Source: an optimization exercise on an open RTL-to-GDS flow (aim: small area, a short achievable clock period and few clock cycles). Production flows keep margins and buffers that such runs may drop. Function was checked by simulation only, so behaviour that the tests miss may differ from the original.

## design/flow/config.mk

```make
export PLATFORM = sky130hd
export DESIGN_NAME = CONV
export DESIGN_NICKNAME = CONV
export VERILOG_FILES = /design/flow/design.v
export SDC_FILE = /design/flow/constraint.sdc
export NUM_CORES = 4
export LEC_CHECK = 0
export CAP_MARGIN = 20
export CORE_MARGIN = 2
export CORE_UTILIZATION = 40
export SLEW_MARGIN = 20
```

## design/flow/constraint.sdc

```tcl
create_clock -name core_clock -period 11.0 [get_ports {clk}]
set_input_delay 2.2000 -clock core_clock [delete_from_list [all_inputs] [get_ports {clk}]]
set_output_delay 2.2000 -clock core_clock [all_outputs]
set_load 0.01 [all_outputs]
```

## design/flow/design.v

```verilog
`timescale 1ns/10ps
module  CONV(
	input		clk,
	input		reset,
	output reg	busy,	
	input		ready,	
	output reg [11:0]iaddr,
	input [19:0]idata,	
	output reg 	cwr,
	output reg [11:0]caddr_wr,
	output reg [19:0]cdata_wr,
	output reg 	crd,
	output reg [11:0]caddr_rd,
	input [19:0]cdata_rd,
	output reg [2:0] csel
	);
	reg [3:0] state, next_state;
	parameter IDLE = 0, LOAD = 1, OUT_L0 = 2, READ_L1 = 3, OUT_L1 = 4, FIN = 5;
	parameter k0 = 20'h0A89E, k1 = 20'h092D5, k2 = 20'h06D43, k3 = 20'h01004;
	parameter k4 = 20'hF8F71, k5 = 20'hF6E54, k6 = 20'hFA6D7, k7 = 20'hFC834, k8 = 20'hFAC19;
	parameter bias = 20'h01310;
	reg [11:0] addr_cnt;  
	reg [3:0]  cnt;
	wire [5:0] x, y;
	assign x = addr_cnt[5:0];
	assign y = addr_cnt[11:6];
	reg signed [19:0] pix;
	reg signed [19:0] kernel;
	reg signed [19:0] max;
	always@(posedge clk or posedge reset)begin
		if(reset) state <= IDLE;
		else state <= next_state;
	end
	always@(*) begin
		case (state)
			IDLE:    next_state = LOAD;
			LOAD:    next_state = (cnt == 11) ? OUT_L0 : LOAD;
			OUT_L0:  next_state = (addr_cnt == 4095) ? READ_L1 : LOAD;
			READ_L1: next_state = (cnt == 4) ? OUT_L1 : READ_L1;
			OUT_L1:  next_state = (addr_cnt == 4030) ? FIN : READ_L1;
			FIN:     next_state = IDLE;
			default: next_state = IDLE;
		endcase
	end
	always@(posedge clk or posedge reset)begin
		if(reset) busy <= 0;
		else if(ready) busy <= 1;
		else if(state == FIN) busy <= 0;
	end
	always@(posedge clk or posedge reset)begin
		if(reset) begin
			addr_cnt <= 0;
		end
		else begin
			case (state)
				OUT_L0: addr_cnt <= addr_cnt + 1;
				OUT_L1: begin
					if(x==62) addr_cnt <= {y + 6'd2, 6'd0};
					else addr_cnt <= addr_cnt + 2;
				end
				default: addr_cnt <= addr_cnt;
			endcase
		end
	end
	always @(posedge clk or posedge reset) begin
		if(reset) cnt <= 0;
		else begin
			case (state)
				LOAD:    cnt <= cnt + 1;
				READ_L1: cnt <= cnt + 1;
				default: cnt <= 0;
			endcase
		end
	end
	always @(posedge clk or posedge reset) begin
		if(reset) iaddr <= 0;
		else if(state == LOAD) begin
			case(cnt)
				0: iaddr <= (y == 0 || x == 0) ? 20'd0 : {y - 6'd1, x - 6'd1}; 
				1: iaddr <= (y == 0) ? 20'd0 : {y - 6'd1, x};
				2: iaddr <= (y == 0 || x == 63) ? 20'd0 : {y - 6'd1, x + 6'd1};
				3: iaddr <= (x == 0) ? 20'd0 : {y, x - 6'd1};
				4: iaddr <= {y, x};
				5: iaddr <= (x == 63) ? 20'd0 : {y, x + 6'd1};
				6: iaddr <= (y == 63 || x == 0) ? 20'd0 : {y + 6'd1, x - 6'd1};
				7: iaddr <= (y == 63) ? 20'd0 : {y + 6'd1, x};
				8: iaddr <= (y == 63 || x == 63) ? 20'd0 : {y + 6'd1, x + 6'd1};
				default: iaddr <= iaddr;
			endcase
		end
	end
	always @(*) begin
		case(cnt)
			1: pix = (y == 0 || x == 0) ? 20'd0 : idata; 
			2: pix = (y == 0) ? 20'd0 : idata;
			3: pix = (y == 0 || x == 63) ? 20'd0 : idata;
			4: pix = (x == 0) ? 20'd0 : idata;
			5: pix = idata;
			6: pix = (x == 63) ? 20'd0 : idata;
			7: pix = (y == 63 || x == 0) ? 20'd0 : idata;
			8: pix = (y == 63) ? 20'd0 : idata;
			9: pix = (y == 63 || x == 63) ? 20'd0 : idata;
			default: pix = 20'd0;
		endcase
	end
	always @(*) begin
		case(cnt)
			1: kernel = k0;
			2: kernel = k1;
			3: kernel = k2;
			4: kernel = k3;
			5: kernel = k4;
			6: kernel = k5;
			7: kernel = k6;
			8: kernel = k7;
			9: kernel = k8;
			default: kernel = 0;
		endcase
	end
	wire signed [39:0] product_tmp;
	assign product_tmp = kernel * pix;
	reg signed [39:0] product_sum;
	always @(posedge clk or posedge reset) begin
		if(reset) product_sum <= 40'd0;
		else if(state == LOAD)begin
			case(cnt)
				0: product_sum <= 40'd0;
				1: product_sum <= product_sum + product_tmp;
				2: product_sum <= product_sum + product_tmp;
				3: product_sum <= product_sum + product_tmp;
				4: product_sum <= product_sum + product_tmp;
				5: product_sum <= product_sum + product_tmp;
				6: product_sum <= product_sum + product_tmp;
				7: product_sum <= product_sum + product_tmp;
				8: product_sum <= product_sum + product_tmp;
				9: product_sum <= product_sum + product_tmp;
				10: product_sum <= product_sum + {4'd0, bias, 1'b1, 15'd0};  
				default: product_sum <= product_sum; 
			endcase
		end
		else begin
			product_sum <= 40'd0;
		end
	end
	always@(posedge clk or posedge reset)begin
		if(reset) begin
			cwr <= 0;
			caddr_wr <= 0;
			cdata_wr <= 0;
		end
		else begin
			case (state)  
				OUT_L0:begin
					cwr <= 1;
					caddr_wr <= addr_cnt;
					cdata_wr <= product_sum[39] ? 20'd0 : product_sum[35:16];
				end
				OUT_L1:begin
					cwr <= 1;
					caddr_wr <= caddr_wr + 1;
					cdata_wr <= max;
				end
				default: begin
					cwr <= 0;
					cdata_wr <= 0;
				end
			endcase
		end
	end
	always@(posedge clk or posedge reset)begin
		if(reset) begin
			csel <= 3'b000;
		end
		else begin
			case (state)  
				OUT_L0: csel <= 3'b001;
				READ_L1:csel <= 3'b001;
				OUT_L1: csel <= 3'b011;
				default:csel <= 3'b000;
			endcase
		end
	end
	always @(posedge clk or posedge reset) begin
		if(reset) begin
			crd <= 0;
			caddr_rd <= 0;
		end
		else if(state == READ_L1) begin
			crd <= 1;
			case(cnt)
				0: caddr_rd <= {y, x}; 
				1: caddr_rd <= {y, x + 6'd1};
				2: caddr_rd <= {y + 6'd1, x};
				3: caddr_rd <= {y + 6'd1, x + 6'd1};
				default: caddr_rd <= caddr_rd;
			endcase
		end
		else begin
			crd <= 0;
			caddr_rd <= 0;
		end
	end
	always @(posedge clk or posedge reset) begin
		if(reset) max <= 0;
		else if(state == READ_L1) begin
			case(cnt)
				1: max <= cdata_rd; 
				2: max <= cdata_rd > max ? cdata_rd : max;
				3: max <= cdata_rd > max ? cdata_rd : max;
				4: max <= cdata_rd > max ? cdata_rd : max;
				default: max <= max;
			endcase
		end
		else begin
			max <= 0;
		end
	end
endmodule
```

## design/flow/run.sh

```bash
#!/bin/bash
# synth_recipe.tcl (not shown) runs the flow's synth.tcl, then flattens the netlist and writes it again
# the make line also repeats each setting of config.mk as NAME=value (left out here)
make -C /OpenROAD-flow-scripts/flow DESIGN_CONFIG=/design/flow/config.mk WORK_HOME=/design/flow/orfs CLKGATE_MAP_FILE= SYNTH_SCRIPT=/design/flow/synth_recipe.tcl finish
```

class_map.png
(2 px per um)
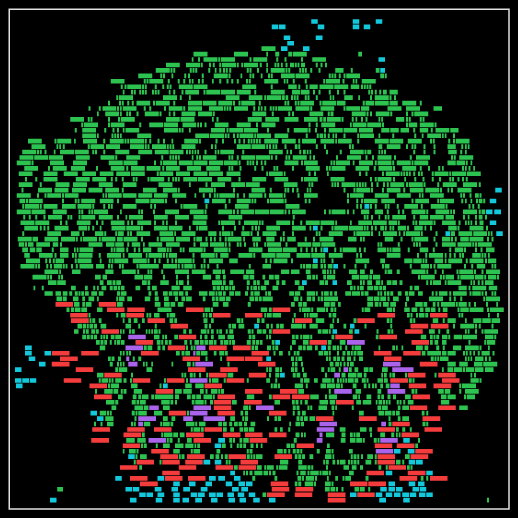
| color | class | cells |
|---|---|---|
| red | registers | 140 |
| green | remaining logic cells | 2545 |
| purple | clock drivers and dummy loads | 32 |
| cyan | remaining buffers and delay cells | 123 |
finished layout cell area: 0.0264 mm2
core region area: 0.0592 mm2

m1.png
(2 px per um)
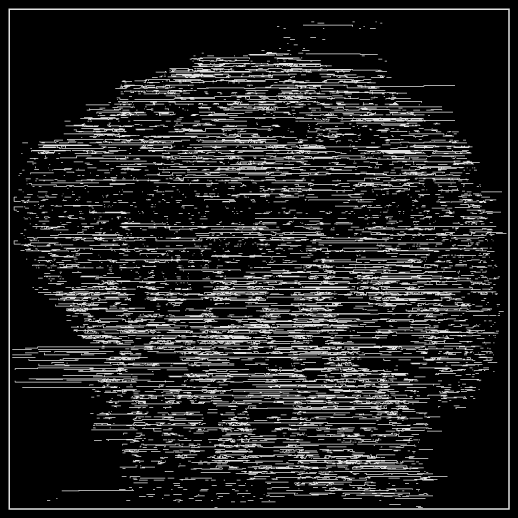
wire length on this layer: 27.5 mm
share of all routed wire: 42%
nets with wire on the layer: 3245
count of vias placed by the detailed router: 18900
total wirelength of the detailed-routed design: 65.9 mm
met1 global-route usage: 0.291

port_trees.png
(2 px per um)
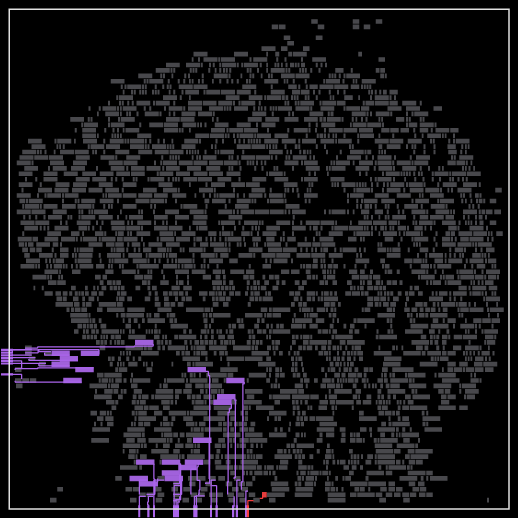
| color | port | bits | direction | edge | end cells | buffers | wire |
|---|---|---|---|---|---|---|---|
| purple | cdata_wr | 20 | output | 13 south, 7 west | 20 | 20 | 797 um |
| red | ready | 1 | input | south | 1 | 1 | 9.80 um |
buffers added on ports: 103
number of top-level pins: 105

==> metal layers <==
metal / vias up / share of wire / wire, um / track usage
met5: - / 0 / 0 / 0
met4: 0 / 0.030 / 1990 / 0.0616
met3: 95 / 0.048 / 3140 / 0.0231
met2: 538 / 0.50 / 33200 / 0.375
met1: 9628 / 0.42 / 27500 / 0.291
li1: 8642 / - / - / -
==> final cells by class <==
cell class	count	share of cell area
Inverter	690	0.0983
Sequential cell	140	0.133
Multi-Input combinational cell	1855	0.665
Tap cell	773	0.0366
Clock buffer	23	0.0189
Timing Repair Buffer	123	0.0447
Clock inverter	9	0.00417
==> registers in the layout, summed over array words and instances, names as in the netlist <==
name         count
product_sum     40
cdata_wr        20
max             20
addr_cnt        12
caddr_rd        12
caddr_wr        12
iaddr           12
cnt              4
state            3
csel             2
busy             1
crd              1
cwr              1
==> results by group <==
Synthesis
  – Number of synthesized flops with an enable pin: 0
  – Synthesized-area fraction occupied by xor and xnor cells: 0.0197
  – Most frequent cell after synthesis: sky130_fd_sc_hd__inv_1
  – Number of standard cells after synthesis: 2797
  – Most numerous cell types in the synthesized netlist: sky130_fd_sc_hd__inv_1 (689), sky130_fd_sc_hd__fa_1 (436), sky130_fd_sc_hd__nand2_1 (348), sky130_fd_sc_hd__nor2_1 (235), sky130_fd_sc_hd__ha_1 (168)
  – Synth Area in Compound Gates: 0.115
  – Post-synthesis instance area: 0.0240 mm2
  – Largest cells by area after synthesis: sky130_fd_sc_hd__fa_1 (36%), sky130_fd_sc_hd__dfrtp_1 (15%), sky130_fd_sc_hd__inv_1 (11%)
  – Largest family of logic cells by synthesized area: adder cells
  – Async set-reset flop share out of synthesis: 1.00
  – Dominant register cell in the synthesized netlist: sky130_fd_sc_hd__dfrtp_1
  – Proportion of netlist area held by the largest area contributor: 0.363
  – Count of distinct cell types in the synthesized netlist: 78
  – Count of synthesis-stage warnings from yosys: 1
  – Fraction of synthesized area in multiplexers: 0.00879
  – Register bit count reported by yosys: 140
  – Net count after synthesis: 3444
  – Largest area contributor in the synthesized netlist: sky130_fd_sc_hd__fa_1
  – Fraction of the mapped netlist area in adder cells: 0.450

Clock tree
  – Clock latency of the later-clocked register in the worst-skew pair: 0.43 ns
  – Number of cells upsized or downsized after cts: 0
  – Largest buffer count on any clock path: 2
  – # Post-CTS Setup Buffers: 0
  – Count of clock tree sinks: 140
  – Root buf cell: sky130_fd_sc_hd__clkbuf_16
  – Number of buffers created by CTS: 17
  – Hold buffer count at CTS: 0
  – H-tree lvl count: 4
  – Clock-pin slew on the worst setup and hold paths: 0.06 ns
  – Clock tree from TritonCTS: yes

STA
  – Endpoints failing setup: 0
  – Count of final hold-check violations: 0
  – Hold Worst Slack: 0.483 ns
  – Crit path time final: 10.05 ns
  – Setup repair after global routing missed its margin: false
  – Largest clock skew in the final design: 0.0125 ns
  – Worst Setup Slack, final: 0.955 ns
  – Slew headroom: 0.136
  – Crit share post-route: 0.913
  – Pin slew with the least headroom to its limit: 1.28 ns
  – Fin Setup TNS: 0 ns

Routing
  – Post-DR wirelength/cell: 18.2 um
  – Antenna violation net count after detailed routing: 0
  – Violation count after the first detailed-route iteration: 1394
  – Drt drc: 0
  – Drt via density: 5.23

Outcome
  – Result of the run: timing/DRC/antenna clean

Finish
  – Filler cells: 5896
  – Multi-input logic area: 0.0176 mm2
  – Area overhead of the layout relative to synthesis: 9.83%
  – Commonest cells after routing, fill and taps aside: sky130_fd_sc_hd__inv_1 (688), sky130_fd_sc_hd__fa_1 (435), sky130_fd_sc_hd__nand2_1 (348), sky130_fd_sc_hd__nor2_1 (234), sky130_fd_sc_hd__ha_1 (168)
  – Reg area: 0.00350 mm2
  – Fraction of layout instances using a drive strength above 1: 0.0285
  – Diodes inserted: 0
  – Final layout net count: 3474
  – Finished Core Util: 0.446
  – Most common library cell in the layout ignoring fill and taps: sky130_fd_sc_hd__inv_1

Floorplanning
  – Total die area: 0.0621 mm2
  – Initial core utilization: 0.406
  – Die X-Extent: 249 um
  – Row count: 89
  – Chip Height: 249 um

Worst setup path
  – CP dominant cell by count: sky130_fd_sc_hd__fa_1
  – Startpoint of the most critical register-to-register path: cnt[1]
  – Setup slack on the worst flop-to-flop path: 0.95 ns
  – CP bufs+invs: 8
  – Critical path data arrival time: 10.31 ns
  – Length in cells of the worst reg-to-reg path: 33
  – Instance count on the critical path: 33
  – Family with the most delay on the worst path: adder cells
  – Path type of the worst setup path: reg2reg
  – Reg-to-reg critical path endpoint: product_sum[39]
  – Highest-delay cell along the critical path: sky130_fd_sc_hd__and2_1
  – Crit path from: cnt[1]
  – Critical path data required time: 11.27 ns
  – Peak per-stage delay on the critical path: 0.62 ns
  – Worst setup path endpoint: product_sum[39]

Global routing
  – Largest net degree at the start of global routing: 80
  – Number of antenna violations at the first check in global routing: 0
  – Remaining global-route overflow: 0
  – Wire length of the first global-routing pass: 107 mm
  – Via count of the first global-routing pass: 19900

Worst hold path
  – Destination of the worst hold path: iaddr[2]
  – Hold Path Origin: iaddr[2]
  – Worst Hold Path Cells: 2

Placement
  – Placed cell areas: 0.0258 mm2
  – Sum of net half-perimeters after detailed placement: 54.5 mm
  – Pre-CTS setup slack: 0.822 ns
  – Routability congestion estimate from global placement: 0.890

Job
  – Max-Cap Viols: 0
Testbench counts, summed over its fixed seeds: cycles 950,304.

what the ideal ports hide:
In the flow no input, the clock included, has a driving cell. The finished layout below was timed again as built, in two steps.
Step 1 assumes that a clkbuf_16 drives the clock port and a buf_2 every other input.
Step 2 moves the port delays by t, midway between the first and last clock arrival at a register: inputs arrive t later, outputs are due t later. That takes back most of the time a late clock gives input paths.
Slacks: ideal / step 1 / step 2; pairs: ideal / step 1.
shift t [ns]: 0.472
setup WS [ns]: 0.955 / 0.955 / 0.924
hold slack, ns: 0.483 / 0.483 / 0.483
worst setup path at the end: input to register
pins driven straight from the clock port: 1
After both steps setup and hold are still met in this run. The setup slack of this run moves by 0.000 ns with the drivers and by -0.031 ns with both steps.
